What follows belongs to an exercise in optimizing a design on an open flow for a short achievable clock period and few clock cycles; a production flow would make more cautious choices.
Function was checked by simulation only, so behaviour that the tests miss may differ from the original.
The series may have gaps, and a smaller design here may also do less where the tests do not look.

**design/flow/constraint.sdc**
```tcl
create_clock -name core_clock -period 9.0 [get_ports {clk}]
set_input_delay 1.8000 -clock core_clock [delete_from_list [all_inputs] [get_ports {clk}]]
set_output_delay 1.8000 -clock core_clock [all_outputs]
set_load 0.01 [all_outputs]
```
**design/flow/design.v**
```verilog
`timescale 1ns / 1ps
module REG32(
    input clk,
    input rst,
    input CE,
    input [31:0] D,
    output reg [31:0] Q
    );
    always@(posedge clk) begin
        if(rst)
            Q <= 0;
        else if (CE)
            Q <= D;
    end
endmodule
`timescale 1ns / 1ps
module MUX4T1_5(
    input [4:0] I0,
    input [4:0] I1,
    input [4:0] I2,
    input [4:0] I3,
    input [1:0] s,
    output reg [4:0] o
    );
    always @* 
        case (s)
            0: o <= I0;
            1: o <= I1;
            2: o <= I2;
            3: o <= I3;
        endcase
endmodule
module MUX4T1_32(
    input [31:0] I0,
    input [31:0] I1,
    input [31:0] I2,
    input [31:0] I3,
    input [1:0] s,
    output reg [31:0] o
    );
    always @* 
        case (s)
            0: o <= I0;
            1: o <= I1;
            2: o <= I2;
            3: o <= I3;
        endcase
endmodule
`timescale 1ns / 1ps
module Regs(
    input clk,
    input [4:0] R_addr_A,
    input [4:0] R_addr_B,
    input [4:0] Wt_addr,
    input [31:0] Wt_data,
    input L_S,
    output reg [31:0] rdata_A,
    output reg [31:0] rdata_B
    );
    reg [31:0] regs [31:1];
    always @* begin
        rdata_A <= R_addr_A == 0 ? 0 : regs[R_addr_A];
        rdata_B <= R_addr_B == 0 ? 0 : regs[R_addr_B]; 
    end
    always @(posedge clk) begin
        if(L_S && Wt_addr) regs[Wt_addr] <= Wt_data;
    end
endmodule
`timescale 1ns / 1ps
module ALU(input [3:0] ALU_operation,
           input [31:0] A,
           input [31:0] B,
           output reg [31:0] res,
           output zero,
           output overflow
           );
    wire [32:0] adc_res = A + B + ALU_operation[2];
    assign overflow = (ALU_operation == 2 || ALU_operation == 6) && adc_res[32] ^ adc_res[31];
    assign zero = res == 0;
    always @* begin
        case (ALU_operation)
        0: res <= A & B;
        1: res <= A | B;
        2: res <= A + B;
        3: res <= A ^ B;
        4: res <= ~(A | B);
        5: res <= B >> A;
        6: res <= A - B;
        7: res <= $signed(A) < $signed(B);
        8: res <= B << A;
        default: res <= 0;
        endcase
    end
endmodule
`timescale 1ns / 1ps
module M_datapath(input clk,
                  input reset,
                  input MIO_ready,
                  input IorD,
                  input IRWrite,
                  input[1:0] RegDst,
                  input RegWrite,
                  input[1:0]MemtoReg,
                  input ALUSrcA,
                  input[1:0]ALUSrcB,
                  input[1:0]PCSource,
                  input PCWrite,
                  input PCWriteCond,
                  input Branch,
                  input[3:0]ALU_operation,
                  input[31:0]data2CPU,
                  output[31:0]PC_Current,
                  output[31:0]Inst,
                  output[31:0]data_out,
                  output[31:0]M_addr,
                  output zero,
                  output overflow);
    parameter ra = 5'b11111;
	wire [31:0] MDR_out, ALU_Out, Wt_data, rdata_A, rdata_B, Imm_32, ALU_A, ALU_B, res, PC_in;
	wire [4:0] Wt_addr;
	assign data_out = rdata_B;
	assign M_addr = IorD ? ALU_Out : PC_Current;
    REG32 MDR(.clk(clk), .rst(0), .CE(1), .D(data2CPU), .Q(MDR_out));
	REG32 IR(.clk(clk), .rst(reset), .CE(IRWrite), .D(data2CPU), .Q(Inst));
	MUX4T1_5 ADDR_MUX(.s(RegDst), .I0(Inst[20:16]), .I1(Inst[15:11]),.I2(ra),.I3(5'b0), .o(Wt_addr));
	MUX4T1_32 DATA_MUX(.s(MemtoReg), .I0(ALU_Out), .I1(MDR_out),.I2({Inst[15:0],16'b0}),.I3(PC_Current), .o(Wt_data));
	Regs U2 (
    .clk(clk), 
    .R_addr_A(Inst[25:21]), 
    .R_addr_B(Inst[20:16]), 
    .Wt_addr(Wt_addr), 
    .Wt_data(Wt_data), 
    .L_S(RegWrite), 
    .rdata_A(rdata_A), 
    .rdata_B(rdata_B)
    );
	Ext_32 EXT (
    .imm_16(Inst[15:0]), 
    .Imm_32(Imm_32)
    );
	assign ALU_A = ALUSrcA ? rdata_A : PC_Current;
	MUX4T1_32 ALU_MUX(.s(ALUSrcB), .I0(rdata_B), .I1(4),.I2(Imm_32),.I3({Imm_32,2'b0}), .o(ALU_B));
	ALU U1 (
    .ALU_operation(ALU_operation), 
    .A(ALU_A), 
    .B(ALU_B), 
    .res(res), 
    .zero(zero), 
    .overflow(overflow)
    );
	REG32 ALUOut(.clk(clk), .rst(0), .CE(1), .D(res), .Q(ALU_Out));
	MUX4T1_32 PC_MUX(.s(PCSource), .I0(res), .I1(ALU_Out),.I2({PC_Current[31:28],Inst[25:0],2'b0}),.I3(ALU_Out), .o(PC_in));
	REG32 PC(.clk(clk), .rst(reset), .CE(((~(Branch ^ zero) & PCWriteCond) | PCWrite) & MIO_ready), .D(PC_in), .Q(PC_Current));
endmodule
module Ext_32(
    input [15:0] imm_16,
    output [31:0] Imm_32
    );
assign Imm_32 = { {16{imm_16[15]}}, imm_16[15:0] };
endmodule
`timescale 1ns / 1ps
module ctrl(input  clk,
				input  reset,
				input  [31:0] Inst_in,
				input  zero,
				input  overflow,
				input  MIO_ready,
				output reg MemRead,
				output reg MemWrite,
				output reg[3:0]ALU_operation,
				output [4:0]state_out,
				output reg CPU_MIO,
				output reg IorD,
				output reg IRWrite,
				output reg [1:0]RegDst,
				output reg RegWrite,
				output reg [1:0]MemtoReg,
				output reg ALUSrcA,
				output reg [1:0]ALUSrcB,
				output reg [1:0]PCSource,
				output reg PCWrite,
				output reg PCWriteCond,
				output reg Branch
				);
    parameter IF=4'b0000, ID=4'b0001, Mem_Ex=4'b0010, Mem_RD=4'b0011,
            LW_WB=4'b0100, Mem_W=4'b0101, R_Exc=4'b0110, R_WB=4'b0111,
            Beq_Exc=4'b1000, J=4'b1001, I_Exc=4'b1010, I_WB=4'b1011,
            Lui_WB=4'b1100, Bne_Exc=4'b1101, Jr=4'b1110, Jal=4'b1111;
    parameter value0 = 20'b10010100000100001000,
              value1 = 20'b00000000001100000000,
              value2 = 20'b00000000001010000000,
              value3 = 20'b00110000001010001000,
              value4 = 20'b00000001000001000000,
              value5 = 20'b00101000001010001000,
              value6 = 20'b00000000000010000100,
              value7 = 20'b00000000000011010000,
              value8 = 20'b01000000010010000011,
              value9 = 20'b10000000101100000000,
              value10= 20'b00000000001010000110,
              value11= 20'b00000000001011000000,
              value12= 20'b00000010001101000000,
              value13= 20'b01000000010010000010,
              value14= 20'b10000000000010000000,
              value15= 20'b10000011101101100000;
	parameter AND=4'b0000, OR=4'b0001, ADD=4'b0010, SUB=4'b0110, NOR=4'b0100, SLT=4'b0111, XOR=4'b0011, SRL=4'b0101, SLL=4'b1000;
	parameter LW = 6'b100011, SW = 6'b101011, R = 0, BEQ = 6'b000100, JUMP = 6'b000010,
              ADDI = 6'b001000, ANDI = 6'b001100, ORI = 6'b001101, XORI = 6'b001110,
              SLTI = 6'b001010, LUI = 6'b001111, BNE = 6'b000101, JAL = 6'b000011;
	reg [1:0] ALUop;
	reg [4:0] state;
	wire [4:0] rs,rt,rd,shamt;
	wire [5:0] funct, opcode;
	assign {opcode, rs,rt,rd,shamt,funct} = Inst_in;
	assign state_out = state;
    always @ * begin
        case(ALUop)
            2'b00: ALU_operation = ADD;
            2'b01: ALU_operation = SUB;
            2'b10:
            case (funct)
                6'b100000: ALU_operation = ADD;
                6'b100010: ALU_operation = SUB;
                6'b100100: ALU_operation = AND;
                6'b100101: ALU_operation = OR;
                6'b100111: ALU_operation = NOR;
                6'b101010: ALU_operation = SLT;
                6'b000000: ALU_operation = XOR;
				6'b000110: ALU_operation = SRL;
				6'b000100: ALU_operation = SLL;
                default:   ALU_operation = ADD;
            endcase
            2'b11:
            case (opcode)
                ADDI: ALU_operation = ADD;
                ANDI: ALU_operation = AND;
                ORI: ALU_operation = OR;
                XORI: ALU_operation = XOR;
                SLTI: ALU_operation = SLT;
                default: ALU_operation = ADD;
            endcase
        endcase
    end
    always @ * begin
		case(state)
			IF: {PCWrite, PCWriteCond, IorD, MemRead, MemWrite, IRWrite, MemtoReg, PCSource, ALUSrcB, ALUSrcA, RegWrite, RegDst, CPU_MIO, ALUop, Branch} = value0;
			ID: {PCWrite, PCWriteCond, IorD, MemRead, MemWrite, IRWrite, MemtoReg, PCSource, ALUSrcB, ALUSrcA, RegWrite, RegDst, CPU_MIO, ALUop, Branch} = value1;
			Mem_Ex: {PCWrite, PCWriteCond, IorD, MemRead, MemWrite, IRWrite, MemtoReg, PCSource, ALUSrcB, ALUSrcA, RegWrite, RegDst, CPU_MIO, ALUop, Branch} = value2;
			Mem_RD: {PCWrite, PCWriteCond, IorD, MemRead, MemWrite, IRWrite, MemtoReg, PCSource, ALUSrcB, ALUSrcA, RegWrite, RegDst, CPU_MIO, ALUop, Branch} = value3;
			LW_WB: {PCWrite, PCWriteCond, IorD, MemRead, MemWrite, IRWrite, MemtoReg, PCSource, ALUSrcB, ALUSrcA, RegWrite, RegDst, CPU_MIO, ALUop, Branch} = value4;
			Mem_W: {PCWrite, PCWriteCond, IorD, MemRead, MemWrite, IRWrite, MemtoReg, PCSource, ALUSrcB, ALUSrcA, RegWrite, RegDst, CPU_MIO, ALUop, Branch} = value5;
			R_Exc: {PCWrite, PCWriteCond, IorD, MemRead, MemWrite, IRWrite, MemtoReg, PCSource, ALUSrcB, ALUSrcA, RegWrite, RegDst, CPU_MIO, ALUop, Branch} = value6;
			R_WB: {PCWrite, PCWriteCond, IorD, MemRead, MemWrite, IRWrite, MemtoReg, PCSource, ALUSrcB, ALUSrcA, RegWrite, RegDst, CPU_MIO, ALUop, Branch} = value7;
			Beq_Exc: {PCWrite, PCWriteCond, IorD, MemRead, MemWrite, IRWrite, MemtoReg, PCSource, ALUSrcB, ALUSrcA, RegWrite, RegDst, CPU_MIO, ALUop, Branch} = value8;
			J: {PCWrite, PCWriteCond, IorD, MemRead, MemWrite, IRWrite, MemtoReg, PCSource, ALUSrcB, ALUSrcA, RegWrite, RegDst, CPU_MIO, ALUop, Branch} = value9;
            I_Exc: {PCWrite, PCWriteCond, IorD, MemRead, MemWrite, IRWrite, MemtoReg, PCSource, ALUSrcB, ALUSrcA, RegWrite, RegDst, CPU_MIO, ALUop, Branch} = value10;
            I_WB: {PCWrite, PCWriteCond, IorD, MemRead, MemWrite, IRWrite, MemtoReg, PCSource, ALUSrcB, ALUSrcA, RegWrite, RegDst, CPU_MIO, ALUop, Branch} = value11;
            Lui_WB: {PCWrite, PCWriteCond, IorD, MemRead, MemWrite, IRWrite, MemtoReg, PCSource, ALUSrcB, ALUSrcA, RegWrite, RegDst, CPU_MIO, ALUop, Branch} = value12;
            Bne_Exc: {PCWrite, PCWriteCond, IorD, MemRead, MemWrite, IRWrite, MemtoReg, PCSource, ALUSrcB, ALUSrcA, RegWrite, RegDst, CPU_MIO, ALUop, Branch} = value13;
            Jr: {PCWrite, PCWriteCond, IorD, MemRead, MemWrite, IRWrite, MemtoReg, PCSource, ALUSrcB, ALUSrcA, RegWrite, RegDst, CPU_MIO, ALUop, Branch} = value14;
            Jal: {PCWrite, PCWriteCond, IorD, MemRead, MemWrite, IRWrite, MemtoReg, PCSource, ALUSrcB, ALUSrcA, RegWrite, RegDst, CPU_MIO, ALUop, Branch} = value15;
			default: {PCWrite, PCWriteCond, IorD, MemRead, MemWrite, IRWrite, MemtoReg, PCSource, ALUSrcB, ALUSrcA, RegWrite, RegDst, CPU_MIO, ALUop, Branch} = value0;
		endcase
	end
	always @(posedge clk or posedge reset) begin
		if (reset==1) state <= IF; else
		case (state)
			IF: state <= MIO_ready ? ID : IF;
			ID: case (opcode)
                ADDI, ANDI, ORI, XORI, SLTI: state <= I_Exc;
                LUI: state <= Lui_WB;
				LW, SW: state <= Mem_Ex;
				R: state <= funct == 6'b001000 ? Jr : R_Exc;
				BEQ: state <= Beq_Exc;
                BNE: state <= Bne_Exc;
				JUMP: state <= J;
                JAL: state <= Jal;
				default: state <= ID;  
			endcase
			Mem_Ex: state <= opcode == LW ? Mem_RD : Mem_W;
			J, Jr, Jal, Beq_Exc, Bne_Exc, R_WB, I_WB, LW_WB, Lui_WB: state <= IF;
			Mem_W: state <=  MIO_ready ? IF : Mem_W;
			Mem_RD: state <= MIO_ready ? LW_WB : Mem_RD;
			R_Exc: state <= R_WB;
            I_Exc: state <= I_WB;
			default: state <= ID;  
		endcase
	end
endmodule
`timescale 1ns / 1ps
module mcpu(clk, 
                 Data_in, 
                 INT, 
                 MIO_ready, 
                 reset, 
                 Addr_out, 
                 CPU_MIO, 
                 Data_out, 
                 inst_out, 
                 mem_w, 
                 PC_out, 
                 state);
    input clk;
    input [31:0] Data_in;
    input INT;
    input MIO_ready;
    input reset;
    output [31:0] Addr_out;
    output CPU_MIO;
    output [31:0] Data_out;
    output [31:0] inst_out;
    output mem_w;
    output [31:0] PC_out;
    output [4:0] state;
    wire [3:0] ALU_op;
    wire [1:0] PCSource;
    wire [1:0] ALUSrcB;
    wire [1:0] MemtoReg;
    wire [1:0] RegDst;
    wire Branch;
    wire PCWriteCond;
    wire PCWrite;
    wire ALUSrcA;
    wire RegWrite;
    wire IRWrite;
    wire IorD;
    wire zero;
    wire overflow;
    wire MemRead;
    wire MemWrite;
    assign mem_w = ~MemRead & MemWrite;
    M_datapath  U1_2 (.ALUSrcA(ALUSrcA), 
                        .ALUSrcB(ALUSrcB[1:0]), 
                        .ALU_operation(ALU_op[3:0]), 
                        .Branch(Branch), 
                        .clk(clk), 
                        .data2CPU(Data_in[31:0]), 
                        .IorD(IorD), 
                        .IRWrite(IRWrite), 
                        .MemtoReg(MemtoReg[1:0]), 
                        .MIO_ready(MIO_ready), 
                        .PCSource(PCSource[1:0]), 
                        .PCWrite(PCWrite), 
                        .PCWriteCond(PCWriteCond), 
                        .RegDst(RegDst[1:0]), 
                        .RegWrite(RegWrite), 
                        .reset(reset), 
                        .data_out(Data_out[31:0]), 
                        .Inst(inst_out), 
                        .M_addr(Addr_out[31:0]), 
                        .overflow(overflow), 
                        .PC_Current(PC_out[31:0]), 
                        .zero(zero)
                        );
    ctrl  U11 (.clk(clk), 
                .Inst_in(inst_out), 
                .MIO_ready(MIO_ready), 
                .overflow(overflow), 
                .reset(reset), 
                .zero(zero), 
                .ALUSrcA(ALUSrcA), 
                .ALUSrcB(ALUSrcB[1:0]), 
                .ALU_operation(ALU_op[3:0]), 
                .Branch(Branch), 
                .CPU_MIO(CPU_MIO), 
                .IorD(IorD), 
                .IRWrite(IRWrite), 
                .MemRead(MemRead), 
                .MemtoReg(MemtoReg[1:0]), 
                .MemWrite(MemWrite), 
                .PCSource(PCSource[1:0]), 
                .PCWrite(PCWrite), 
                .PCWriteCond(PCWriteCond), 
                .RegDst(RegDst[1:0]), 
                .RegWrite(RegWrite), 
                .state_out(state[4:0])
                );
endmodule
`timescale 1ns / 1ps
module mcpu_core(
    input         clk,
    input         reset,
    input  [31:0] Data_in,
    output [31:0] Addr_out,
    output [31:0] Data_out,
    output        mem_w
    );
    mcpu cpu (
        .clk(clk),
        .Data_in(Data_in),
        .INT(1'b0),
        .MIO_ready(1'b1),
        .reset(reset),
        .Addr_out(Addr_out),
        .CPU_MIO(),
        .Data_out(Data_out),
        .inst_out(),
        .mem_w(mem_w),
        .PC_out(),
        .state()
        );
endmodule
```
**design/flow/config.mk**
```make
export PLATFORM = sky130hd
export DESIGN_NAME = mcpu_core
export DESIGN_NICKNAME = mcpu_core
export VERILOG_FILES = /design/flow/design.v
export SDC_FILE = /design/flow/constraint.sdc
export NUM_CORES = 4
export LEC_CHECK = 0
export CAP_MARGIN = 20
export CORE_MARGIN = 2
export CORE_UTILIZATION = 40
export PLACE_DENSITY = 0.6
export SLEW_MARGIN = 20
```
**design/flow/run.sh**
```bash
#!/bin/bash
# synth_recipe.tcl (not shown) runs the flow's synth.tcl, then flattens the netlist and writes it again
# the make line also repeats each setting of config.mk as NAME=value (left out here)
make -C /OpenROAD-flow-scripts/flow DESIGN_CONFIG=/design/flow/config.mk WORK_HOME=/design/flow/orfs CLKGATE_MAP_FILE= SYNTH_SCRIPT=/design/flow/synth_recipe.tcl finish
```
Run 1, metal 1:
Supply wires on this layer in gray.
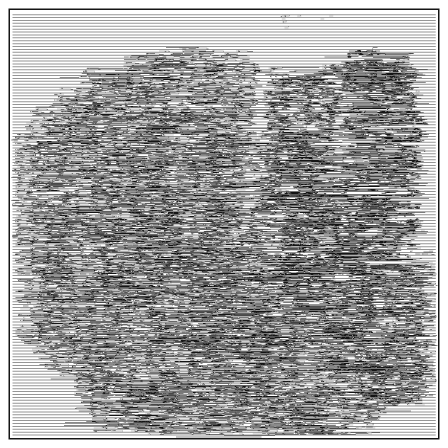
wire length on this layer	106 mm
main direction	horizontal
share of all routed wire	35%
Routed WL: 300000 µm
M1 GR Usage: 45.3%
via count: 52400

Run 1, met2 routing:
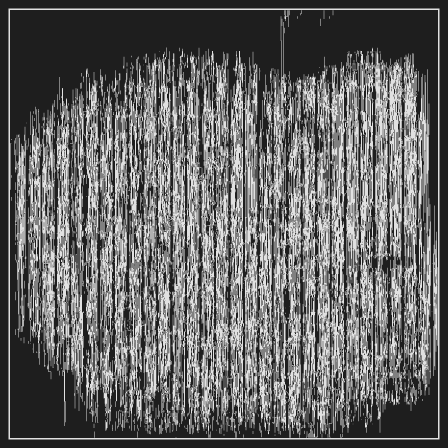
wire length on this layer	131 mm
longest straight run	131 µm
met2 usage: 55.5%

Run 1, metal 3:
Scale bar: 100 µm.
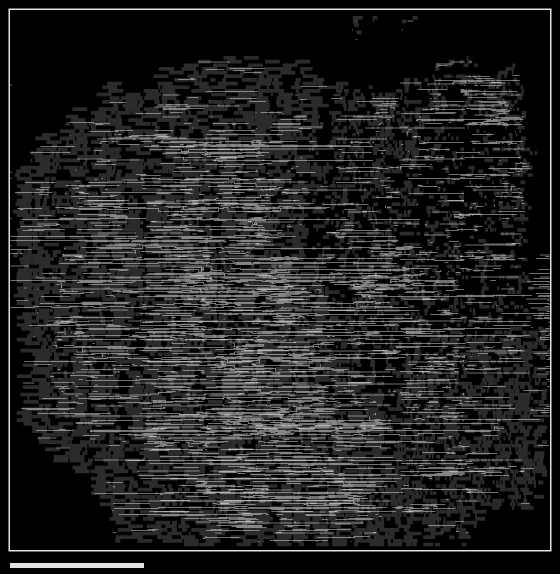
longest straight run	202 µm
wire length on this layer	36.9 mm
share of all routed wire	12%
nets with wire on the layer	955
routing usage on met3: 9.47%

Run 1, signal wires on met4:
Scale bar: 100 µm. Supply wires on this layer in gray.
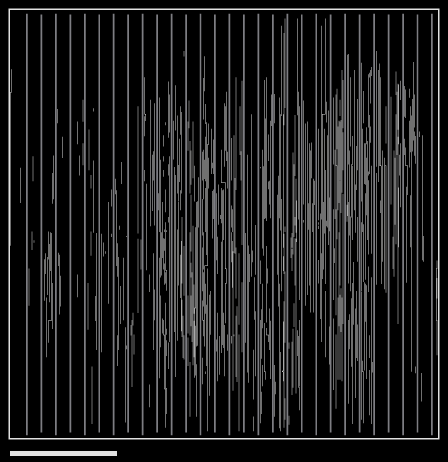
main direction	vertical
nets with wire on the layer	303
share of all routed wire	8.5%

==> impl_results.md, run 1 <==
- Clk buf depth: 3
- Status: timing/DRC/antenna clean
- Register bit total from synthesis: 1134
- Die Area: ~160000 µm²
- Hold WS: between 500 and 600 ps
- Row count: 145
- Worst path bufs/invs: 9
- Slew Limit Fails: 0
- Syn Inst Count: 5141
- Final Core Density: a little under half
- Largest net degree at the start of global routing: slightly below 60
- Clock latency on the worst-skew pair: 780 ps
- Total grt overflow: 0
- Synth Net Count: about 5300
- CTS tree: done
- Setup violators final: 0
- PortBufs: 98
- Initial antenna violation count: 19
- CTS H-Tree Depth: 3
- Crit end category: flip-flop
- Crit path DAT: 9400 ps
- Routed vias/inst: ~6.8
- Starting Density: roughly 40%
- Crit-path most repeated cell: buf_4
- Synth top area share: about 47%
- Leading cell type in the layout, fill and taps excluded: edfxtp_1
- Primary FF master, synth: edfxtp_1
- First-pass GRT wire length: between 400000 and 500000 µm
- Final worst path period need: 8740 ps
- Share of flip-flops with an asynchronous set or reset: less than 1%
- TritonCTS Buffers: 118
Testbench counts for the RTL of run 1, summed over its fixed seeds: cycles 445,940.
run 1: layout make-up:
cell class                      instances  share of cell area (%)
Tap cell                             2058                    3.49
Timing Repair Buffer                  626                    7.05
Inverter                              127                   0.646
Clock buffer                          149                    4.28
Antenna cell                           12                  0.0407
Sequential cell                      1134                    44.3
Multi-Input combinational cell       3507                    39.2
Clock inverter                         76                    1.03
run 1: metrics by stage:
| step | cell area (µm²) | cells |
|---|---|---|
| 2_1_floorplan | 63200 | 5141 |
| 3_3_place_gp | 69800 | 7451 |
| 3_5_place_dp | 69800 | 7451 |
| 4_1_cts | 73700 | 7676 |
| 5_1_grt | 73800 | 7679 |
| 6_report | 73800 | 7689 |
run 1: cell families (layout without fill, tap and decap cells):
group                    after synthesis  after routing  share of synthesized area [%]
adder cells (fa/ha/maj)              117            117                           2.34
other                                  0             12                              0
multiplexers                         958            958                           19.6
buffers and inverters                500            978                           3.68
flip-flops                          1134           1134                           51.7
AO/OA/AOI/OAI                       1288           1288                           14.1
AND/OR/NAND/NOR                     1127           1127                           8.36
XOR/XNOR                              17             17                          0.236
run 1: state kept, by name (all words and copies together), names as in the netlist, named ones only:
signal             cells
cpu.U1_2.U2.regs     992
cpu.U1_2.ALUOut.Q     32
cpu.U1_2.IR.Q         32
cpu.U1_2.MDR.Q        32
cpu.U1_2.PC.Q         32
cpu.U11.state          4
run 1: metal layers:
| layer | share of wire [%] | track usage [%] | vias up |
|---|---|---|---|
| li1 | - | - | 21100 |
| met1 | 35 | 45.3 | 26300 |
| met2 | 44 | 55.5 | 3976 |
| met3 | 12 | 9.47 | 974 |
| met4 | 8.5 | 24.3 | 12 |
| met5 | 0.084 | 0 | - |
run 1: worst paths after layout:
check	from	end	slack, ps	cells after the start
worst max-delay path	flip-flop	cpu.U1_2.PC.Q[7]	260	31
worst min-delay path	cpu.U1_2.IR.Q[24]	flip-flop	500	2
worst max register to register	flip-flop	cpu.U1_2.PC.Q[7]	260	31
worst min register to register	cpu.U1_2.IR.Q[24]	flip-flop	500	2
max in group asynchronous	reset	cpu.U11.state[3]	7350	3
min in group asynchronous	reset	cpu.U11.state[1]	1350	3
Run 1, the clock tree on the layout:
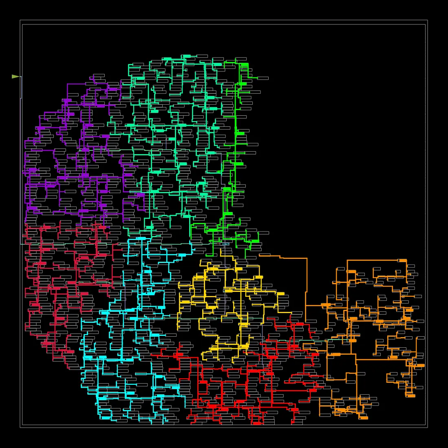

--- run 2 (changed files replaced; the others as in run 1) ---
==> design/flow/design.v <==
`timescale 1ns / 1ps
module mcpu_core(
    input         clk,
    input         reset,
    input  [31:0] Data_in,
    output [31:0] Addr_out,
    output [31:0] Data_out,
    output        mem_w
    );
    localparam [5:0] OP_R = 6'b000000, OP_LW = 6'b100011, OP_SW = 6'b101011,
                     OP_BEQ = 6'b000100, OP_BNE = 6'b000101, OP_J = 6'b000010,
                     OP_JAL = 6'b000011, OP_ADDI = 6'b001000, OP_ANDI = 6'b001100,
                     OP_ORI = 6'b001101, OP_XORI = 6'b001110, OP_SLTI = 6'b001010,
                     OP_LUI = 6'b001111;
    localparam [5:0] F_ADD = 6'b100000, F_SUB = 6'b100010, F_AND = 6'b100100,
                     F_OR = 6'b100101, F_NOR = 6'b100111, F_SLT = 6'b101010,
                     F_XOR = 6'b000000, F_SRLV = 6'b000110, F_SLLV = 6'b000100,
                     F_JR = 6'b001000;
    reg  [31:0] ma;          
    reg         dcyc;        
    reg         dload;       
    reg  [4:0]  drd;         
    reg  [31:0] fpc;         
    reg  [31:0] dout;
    reg         memw;
    reg         id_v;
    reg  [31:0] id_ir;
    reg  [31:0] id_pc4;
    reg         ex_v;
    reg  [31:0] ex_a, ex_b, ex_bx, ex_s;
    reg         ex_cin;
    reg         ex_wr;
    reg  [4:0]  ex_rd;
    reg         ex_add, ex_and, ex_or, ex_xor, ex_nor, ex_slt, ex_sll, ex_srl, ex_passb;
    reg         ex_lw, ex_sw, ex_br, ex_bne, ex_pred, ex_jr;
    reg  [31:0] ex_tgt, ex_pc4;
    reg         wb_v;
    reg  [4:0]  wb_rd;
    reg  [31:0] wb_val;
    reg         lwb_v;
    reg  [4:0]  lwb_rd;
    reg  [31:0] lwb_val;
    reg  [31:0] rf [1:31];
    assign Addr_out = ma;
    assign Data_out = dout;
    assign mem_w    = memw;
    wire [31:0] sum = ex_a + ex_bx + {31'd0, ex_cin};
    wire        lt  = (ex_a[31] ^ ex_b[31]) ? ex_a[31] : sum[31];
    wire        big = |ex_a[31:5];
    wire [31:0] shl = big ? 32'd0 : (ex_b << ex_a[4:0]);
    wire [31:0] shr = big ? 32'd0 : (ex_b >> ex_a[4:0]);
    wire [31:0] ex_res = ({32{ex_add}} & sum)
                       | ({32{ex_and}} & (ex_a & ex_b))
                       | ({32{ex_or}}  & (ex_a | ex_b))
                       | ({32{ex_xor}} & (ex_a ^ ex_b))
                       | ({32{ex_nor}} & ~(ex_a | ex_b))
                       | ({32{ex_slt}} & {31'd0, lt})
                       | ({32{ex_sll}} & shl)
                       | ({32{ex_srl}} & shr)
                       | ({32{ex_passb}} & ex_b);
    wire        ex_eq    = (ex_a == ex_b);
    wire        ex_taken = ex_eq ^ ex_bne;
    wire        ex_mem   = ex_v & (ex_lw | ex_sw);
    wire        ex_redir = ex_v & ((ex_br & (ex_taken != ex_pred)) | ex_jr);
    wire [31:0] ex_rtgt  = ex_jr ? ex_a : (ex_taken ? ex_tgt : ex_pc4);
    wire        ex_fw    = ex_v & ex_wr;           
    wire [5:0]  op  = id_ir[31:26];
    wire [4:0]  rs  = id_ir[25:21];
    wire [4:0]  rt  = id_ir[20:16];
    wire [4:0]  rd  = id_ir[15:11];
    wire [5:0]  fn  = id_ir[5:0];
    wire [31:0] sx  = {{16{id_ir[15]}}, id_ir[15:0]};
    wire is_r    = op == OP_R;
    wire is_jr   = is_r & (fn == F_JR);
    wire is_ralu = is_r & ~is_jr;
    wire is_ialu = (op == OP_ADDI) | (op == OP_ANDI) | (op == OP_ORI) |
                   (op == OP_XORI) | (op == OP_SLTI);
    wire is_lui  = op == OP_LUI;
    wire is_lw   = op == OP_LW;
    wire is_sw   = op == OP_SW;
    wire is_beq  = op == OP_BEQ;
    wire is_bne  = op == OP_BNE;
    wire is_jal  = op == OP_JAL;
    wire is_br   = is_beq | is_bne;
    wire use_rs = is_r | is_ialu | is_lw | is_sw | is_br;
    wire use_rt = is_r | is_sw | is_br;
    wire [4:0] dst = is_ralu ? rd : is_jal ? 5'd31 : rt;
    wire       wr  = (is_ralu | is_ialu | is_lui | is_jal) & (dst != 5'd0);
    wire f_add = is_ralu ? (fn == F_ADD) | ~((fn == F_SUB) | (fn == F_AND) | (fn == F_OR) |
                            (fn == F_NOR) | (fn == F_SLT) | (fn == F_XOR) | (fn == F_SRLV) |
                            (fn == F_SLLV))
                         : (op == OP_ADDI) | is_lw | is_sw;
    wire f_sub = is_ralu & (fn == F_SUB);
    wire f_and = is_ralu ? (fn == F_AND) : (op == OP_ANDI);
    wire f_or  = is_ralu ? (fn == F_OR)  : (op == OP_ORI);
    wire f_xor = is_ralu ? (fn == F_XOR) : (op == OP_XORI);
    wire f_nor = is_ralu & (fn == F_NOR);
    wire f_slt = is_ralu ? (fn == F_SLT) : (op == OP_SLTI);
    wire f_sll = is_ralu & (fn == F_SLLV);
    wire f_srl = is_ralu & (fn == F_SRLV);
    wire f_pb  = is_lui | is_jal;
    wire f_inv = f_sub | f_slt;
    wire [31:0] rf_a = (rs == 5'd0) ? 32'd0 : rf[rs];
    wire [31:0] rf_b = (rt == 5'd0) ? 32'd0 : rf[rt];
    wire ld_now = dcyc & dload;
    wire a_ex  = ex_fw & (ex_rd == rs);
    wire a_ld  = ld_now & (drd == rs) & (rs != 5'd0);
    wire a_wb  = wb_v & (wb_rd == rs);
    wire a_lwb = lwb_v & (lwb_rd == rs);
    wire b_ex  = ex_fw & (ex_rd == rt);
    wire b_ld  = ld_now & (drd == rt) & (rt != 5'd0);
    wire b_wb  = wb_v & (wb_rd == rt);
    wire b_lwb = lwb_v & (lwb_rd == rt);
    wire [31:0] a_early = a_wb ? wb_val : a_lwb ? lwb_val : rf_a;
    wire [31:0] b_early = b_wb ? wb_val : b_lwb ? lwb_val : rf_b;
    wire [31:0] a_fwd = a_ex ? ex_res : a_ld ? Data_in : a_early;
    wire [31:0] b_fwd = b_ex ? ex_res : b_ld ? Data_in : b_early;
    wire        b_imm = is_ialu | is_lw | is_sw | is_lui | is_jal;
    wire [31:0] immv  = is_lui ? {id_ir[15:0], 16'd0} : is_jal ? id_pc4 : sx;
    wire [31:0] b_op  = b_imm ? immv : b_fwd;
    wire ex_ldd  = ex_v & ex_lw & (ex_rd != 5'd0);
    wire id_hold = id_v & ex_ldd & ((use_rs & (ex_rd == rs)) | (use_rt & (ex_rd == rt)));
    wire        pred    = is_beq ? ((rs == rt) | id_ir[15]) : is_bne ? (rs != rt) : 1'b0;
    wire [31:0] br_tgt  = id_pc4 + {sx[29:0], 2'b00};
    wire        jr_late = a_ex | a_ld;
    wire        id_redir = id_v & ~id_hold & ((is_br & pred) | (is_jr & ~jr_late));
    wire [31:0] id_tgt  = is_jr ? a_early : br_tgt;
    wire        if_ok    = ~dcyc & ~id_hold;
    wire        if_jump  = Data_in[31:27] == 5'b00001;
    wire [31:0] fpc4     = fpc + 32'd4;
    wire        if_take  = if_ok & ~id_redir & ~ex_redir;
    reg [31:0] fpc_n;
    always @* begin
        if (ex_redir)              fpc_n = ex_rtgt;
        else if (id_redir)         fpc_n = id_tgt;
        else if (if_ok & if_jump)  fpc_n = {fpc4[31:28], Data_in[25:0], 2'b00};
        else if (if_ok)            fpc_n = fpc4;
        else                       fpc_n = fpc;
    end
    always @(posedge clk or posedge reset) begin
        if (reset) begin
            ma    <= 32'd0;
            fpc   <= 32'd0;
            dcyc  <= 1'b0;
            dload <= 1'b0;
            memw  <= 1'b0;
            id_v  <= 1'b0;
            ex_v  <= 1'b0;
            wb_v  <= 1'b0;
            lwb_v <= 1'b0;
        end else begin
            fpc   <= fpc_n;
            ma    <= ex_mem ? sum : fpc_n;
            dcyc  <= ex_mem;
            dload <= ex_v & ex_lw;
            memw  <= ex_v & ex_sw;
            id_v  <= ex_redir ? 1'b0 : id_hold ? id_v : if_take;
            ex_v  <= id_v & ~ex_redir & ~id_hold;
            wb_v  <= ex_fw;
            lwb_v <= ld_now & (drd != 5'd0);
        end
    end
    always @(posedge clk) begin
        drd  <= ex_rd;
        dout <= ex_s;
        if (~id_hold) begin
            id_ir  <= Data_in;
            id_pc4 <= fpc4;
        end
        ex_a   <= a_fwd;
        ex_b   <= b_op;
        ex_bx  <= f_inv ? ~b_op : b_op;
        ex_cin <= f_inv;
        ex_s   <= b_fwd;
        ex_wr  <= wr;
        ex_rd  <= is_lw ? rt : dst;
        ex_add <= f_add | f_sub;
        ex_and <= f_and;
        ex_or  <= f_or;
        ex_xor <= f_xor;
        ex_nor <= f_nor;
        ex_slt <= f_slt;
        ex_sll <= f_sll;
        ex_srl <= f_srl;
        ex_passb <= f_pb;
        ex_lw  <= is_lw;
        ex_sw  <= is_sw;
        ex_br  <= is_br;
        ex_bne <= is_bne;
        ex_pred <= pred;
        ex_jr  <= is_jr & jr_late;
        ex_tgt <= br_tgt;
        ex_pc4 <= id_pc4;
        wb_rd  <= ex_rd;
        wb_val <= ex_res;
        lwb_rd <= drd;
        lwb_val <= Data_in;
    end
    genvar gi;
    generate
        for (gi = 1; gi < 32; gi = gi + 1) begin : g_rf
            always @(posedge clk) begin
                if (wb_v && wb_rd == gi)
                    rf[gi] <= wb_val;
                else if (lwb_v && lwb_rd == gi)
                    rf[gi] <= lwb_val;
            end
        end
    endgenerate
endmodule
==> design/flow/config.mk <==
export PLATFORM = sky130hd
export DESIGN_NAME = mcpu_core
export DESIGN_NICKNAME = mcpu_core
export VERILOG_FILES = /design/flow/design.v
export SDC_FILE = /design/flow/constraint.sdc
export NUM_CORES = 4
export LEC_CHECK = 0
export CAP_MARGIN = 20
export CORE_MARGIN = 2
export CORE_UTILIZATION = 40
export PLACE_DENSITY = 0.6
export SETUP_SLACK_MARGIN = 5
export SLEW_MARGIN = 20
Run 2, the clock tree on the layout:
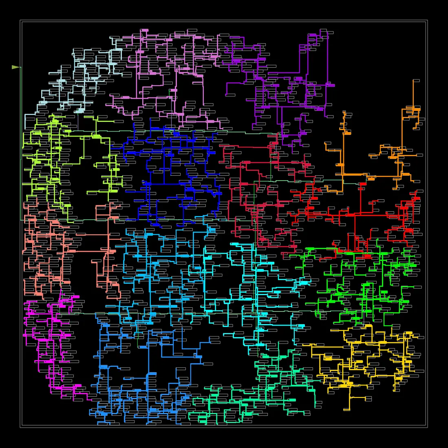
CTS H-Tree Depth: 4
Root Driver: clkbuf_16
TritonCTS Buffers: 169
clk sink count: 1445
Seq cells: 1445

Run 2, metal 1:
Supply wires on this layer in gray.
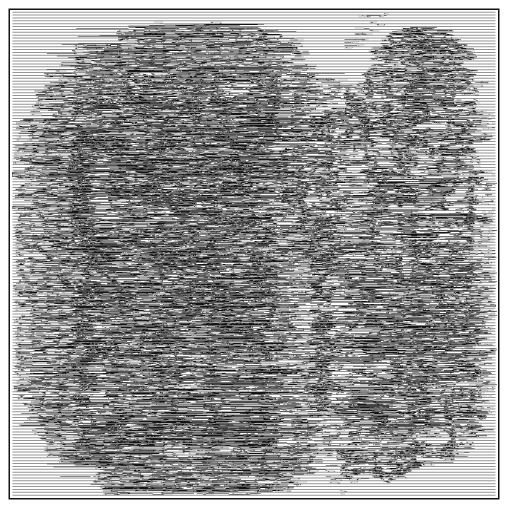
wire length on this layer	170 mm
main direction	horizontal
share of all routed wire	33%
Routed WL: 509000 µm
via count: 80300

==> run 2 against run 1 <==
Compared with the run above:
- register-to-register slack improved by 4500 ps
- utilization fell by 0.80 points
- fmax up 110%
- synthesized cell count increased by 49%
- routed wire length grew 70%
- via count up 53%
- non-clock buffer count decreased by 103
- clock skew down 21 ps
- die area increased by 32%
- critical path type unchanged
==> impl_results.md, run 2 <==
- Initial antenna violation count: 44 (was 19)
- Final worst path period need: 4220 ps (was 8740 ps)
- Starting Density: 40.1% (was 40.4%)
- Setup violators final: 0 (unchanged)
- Slew Limit Fails: 0 (unchanged)
- Crit end category: flip-flop (unchanged)
- Die Area: 213000 µm² (was 161000 µm²)
- Reg with most FFs: rf (was cpu.U1_2.U2.regs)
- Register bit total from synthesis: 1445 (was 1134)
- Main combinational cell family by area after synthesis: multiplexers (unchanged)
- Share of flip-flops with an asynchronous set or reset: 4.91% (was 0.353%)
- Synthesized-area fraction occupied by adder cells: 1.94% (was 2.34%)
- Mux cell area share after synthesis: 17.2% (was 19.6%)
- Xor and xnor fraction of the mapped netlist area: 1.39% (was 0.236%)
- Status: timing/DRC/antenna clean (unchanged)
- Row count: 168 (was 145)
- Routed vias/inst: 7.65 (was 6.81)
- Max reg flops: 992 (unchanged)
- Clk buf depth: 3 (unchanged)
- Synth top area share: 37.8% (was 47.1%)
Testbench counts for the RTL of run 2, summed over its fixed seeds: cycles 153,360.
## run 2: changes by cell type in the layout (fill, tap and decap cells not counted), moves of 70 or more
cell      change
nand3_1     +458
and3_1      +183
mux4_2      -144
nand4_1     +189
mux2_2      +964
dfxtp_1     +156
a222oi_1     +72
mux2i_1     -553
buf_4       -185
a22oi_1     +361
o22ai_1      -70
## run 2: final timing paths
path	start	end	slack [ps]	depth (start not counted)
max reg2reg	id_ir[18]	ex_bx[10]	4780	11
max in group asynchronous	reset	fpc[5]	6410	3
max	id_ir[18]	ex_bx[10]	4780	11
min reg2reg	ex_s[15]	dout[15]	330	0
min in group asynchronous	reset	ma[7]	1280	2
min	ex_s[15]	dout[15]	330	0
## run 2: timing repair
action	in CTS	in global routing
endpoints found under the setup margin	258	111
endpoints found under the hold margin	0	0
gates resized for setup	278	178
setup buffers	53	21
gates cloned	4	3
pin swaps	36	39
## run 2: layout make-up
class | instances | area share (%)
diodes | 41 | 0.106
repair buffers | 523 | 5.05
clock buffers | 216 | 4.77
clock inverters | 94 | 0.902
flip-flops and latches | 1445 | 41.2
well taps | 2805 | 3.63
multi-input cells | 5249 | 43.8
inverters | 132 | 0.517
## run 2: through the flow
stage	area (µm²)	utilization [%]	cells	hold slack, ps
6_report	96800	46.3	10500	326
5_1_grt	96700	46.3	10500	330
4_1_cts	95800	45.9	10400	328
3_5_place_dp	88700	42.4	10100	314
3_3_place_gp	88600	42.4	10100	311
2_1_floorplan	83800	-	7636	310
## run 2: cell families after synthesis
group           after synthesis
simple gates               2054
compound gates             1715
flops                      1445
mux                        1217
buf+inv                     946
xor+xnor                    131
fa+ha+maj                   128
## run 2: worst max-delay path, cell delays in order (launching register included)
cell,delay [ps]
edfxtp_1,450
buf_6,210
and3b_2,240
buf_6,240
and2_2,290
buf_8,230
a221oi_1,320
nand4_1,640
o21a_1,430
a2111o_1,470
o221a_2,320
xnor2_1,120
## run 2: metal layers
| metal | vias to the layer above | GRT usage, % | routed length, µm |
|---|---|---|---|
| li1 | 29600 | - | - |
| met1 | 39500 | 53.5 | 170000 |
| met2 | 8331 | 65.7 | 205000 |
| met3 | 2868 | 19.9 | 76300 |
| met4 | 34 | 39.3 | 57400 |
| met5 | - | 1.95 | 812 |
Run 2, cell outlines without signal wires:
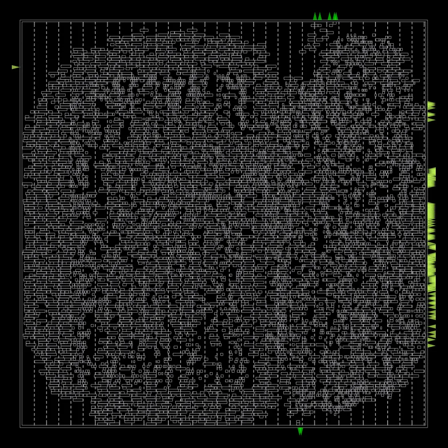

==> run 2 -> run 3 <==
--- a/design/flow/config.mk
+++ b/design/flow/config.mk
@@ -6,4 +6,5 @@
 export NUM_CORES = 4
 export LEC_CHECK = 0
+export ABC_AREA = 1
 export CAP_MARGIN = 20
 export CORE_MARGIN = 2
Run 3, cell outlines without signal wires:
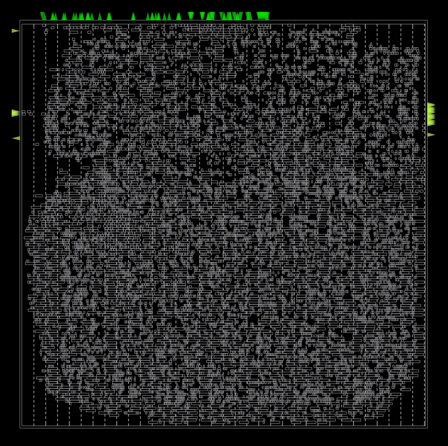
Core Box Area: 220000 µm²
Well Taps: 2958
row count: 172
Final Instance Count excl. Fillers: 15500
Fill cells: 22100

==> run 3 against run 2 <==
Compared with the run above:
- still clean
- utilization decreased by 0.88 points
- register-to-register slack worse by 40 ps
- via count grew 26%
- worst setup slack got worse by 36 ps
- largest cell class unchanged
==> impl_results.md, run 3 <==
- TritonCTS Buffers: 172 (was 169)
- Reg with most FFs: rf (unchanged)
- Share of flip-flops with an asynchronous set or reset: 4.91% (unchanged)
- Clk sink count: 1445 (unchanged)
- Final worst path period need: 4260 ps (was 4220 ps)
- Syn Inst Count: 12500 (was 7636)
- Final Cell Area: 100000 µm² (was 96800 µm²)
- M1 GR Usage: 60.6% (was 53.5%)
- Met1 WL: 199000 µm (was 170000 µm)
- Starting Density: 40.3% (was 40.1%)
- Root Driver: clkbuf_16 (unchanged)
- Register bit total from synthesis: 1445 (unchanged)
- Crit path DAT: 5070 ps (was 4900 ps)
- Clk buf depth: 3 (unchanged)
- Total grt overflow: 0 (unchanged)
- First-pass GRT wire length: 734000 µm (was 668000 µm)
- Placed Area: 92700 µm² (was 88700 µm²)
- Setup violators final: 0 (unchanged)
- Final Core Density: 45.4% (was 46.3%)
- PortBufs: 98 (unchanged)
- Synth top area share: 35.7% (was 37.8%)
- Primary FF master, synth: edfxtp_1 (unchanged)
- Slew Limit Fails: 0 (unchanged)
- CTS H-Tree Depth: 4 (unchanged)
- Initial antenna violation count: 81 (was 44)
- Met2 usage: 60.5% (was 65.7%)
- Die Area: 226000 µm² (was 213000 µm²)
- Status: timing/DRC/antenna clean (unchanged)
- Max reg flops: 992 (unchanged)
- Routed length on met2: 204000 µm (was 205000 µm)
- Largest net degree at the start of global routing: 105 (was 67)
- CTS tree: done (unchanged)
- Clock latency on the worst-skew pair: 920 ps (was 900 ps)
Run 3, metal 3:
Scale bar: 100 µm.
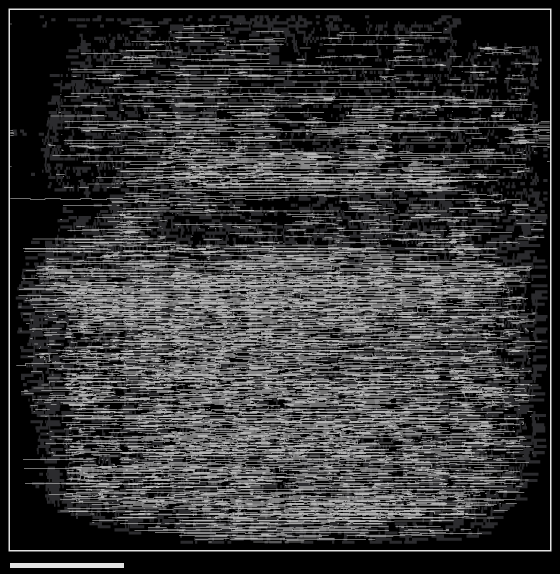
routing usage on met3: 23.4%
Routed WL: 552000 µm
via count: 101000

## run 3: timing repair
action | 4_1_cts | 5_1_grt
gates resized for setup | 90 | 74
pin swaps | 23 | 11
endpoints found under the setup margin | 194 | 136
gates cloned | 3 | 4
buffers inserted | 57 | 33
## run 3: worst paths after layout
check | endpoint | from | slack (ps) | cells after the start
hold reg to reg | dout[7] | ex_s[7] | 320 | 0
max in group asynchronous | ma[2] | reset | 6570 | 3
min in group asynchronous | ma[29] | reset | 1160 | 2
hold / removal | dout[7] | ex_s[7] | 320 | 0
setup reg to reg | ma[7] | id_ir[21] | 4740 | 17
setup / recovery | ma[7] | id_ir[21] | 4740 | 17
## run 3: area by class of cell
cell class,instances,area (µm²)
Fill cell,22100,120000
Multi-Input combinational cell,9519,43600
Sequential cell,1445,39900
Clock buffer,212,4630
Timing Repair Buffer,470,4490
Tap cell,2958,3700
Inverter,698,2710
Clock inverter,103,886
Antenna cell,67,168
Timing Repair inverter,1,7.51
## run 3: through the flow
| stage | setup WS [ps] | std cells |
|---|---|---|
| final | 4740 | 15500 |
| after CTS | 5010 | 15400 |
| after global placement | 3850 | 15000 |
| after detailed placement | 3840 | 15000 |
| after global routing | 4990 | 15400 |
| after floorplan | 5220 | 12500 |
## run 3: cell families (layout without fill, tap and decap cells)
group | after synthesis | count (layout) | share of synthesized area (%)
compound gates | 1640 | 1640 | 9.74
xor+xnor | 57 | 57 | 0.562
fa+ha+maj | 128 | 128 | 1.83
buf+inv | 1586 | 1484 | 7.25
flops | 1445 | 1445 | 44.9
other cells | 0 | 67 | 0
simple gates | 7692 | 7694 | 35.7
## run 3: critical path, stage by stage, from the launching register on
cell      delay, ps
edfxtp_1        540
inv_2           120
nand2_2         280
nor2_2          890
nand2_1         540
o21ai_0         300
nor2_1           90
nand2_1          70
nor2_1           40
nand2_1         330
nand2_1         120
nand2_1          80
nand2_1         230
nand2_1         230
nand2_1          90
nand3_1         100
nand2_1          60
nand2_1          70

## separate check: timing with driven ports
No port has a modelled driver above. Below, the same layouts with a new extraction and two added sets of constraints.
Step 1: set_driving_cell puts a clkbuf_16 on clk and a buf_2 on each other input, an assumption about the parent block.
Step 2, shift: input delay + t, output delay - t, t = (earliest + latest rising clock arrival at the registers) / 2. This alone moves slack from input paths to output paths.
Slacks: ideal / step 1 / step 2; pairs: ideal / step 1.
| run | shift t [ns] | slack for setup (ns) | worst hold slack (ns) | worst setup path after step 2 | pins driven straight from the clock port |
|---|---|---|---|---|---|
| run 1 | 0.817 | 0.255 / 0.255 / 0.255 | 0.504 / 0.504 / 0.504 | register to register | 1 |
| run 2 | 0.938 | 4.780 / 4.780 / 4.061 | 0.326 / 0.326 / 0.326 | input to register | 1 |
| run 3 | 0.970 | 4.744 / 4.744 / 4.192 | 0.322 / 0.322 / 0.322 | input to register | 1 |
After both steps every run listed still meets setup and hold. The setup slack of run 2, which loses most, moves by 0.000 ns with the drivers and by -0.719 ns with both steps.
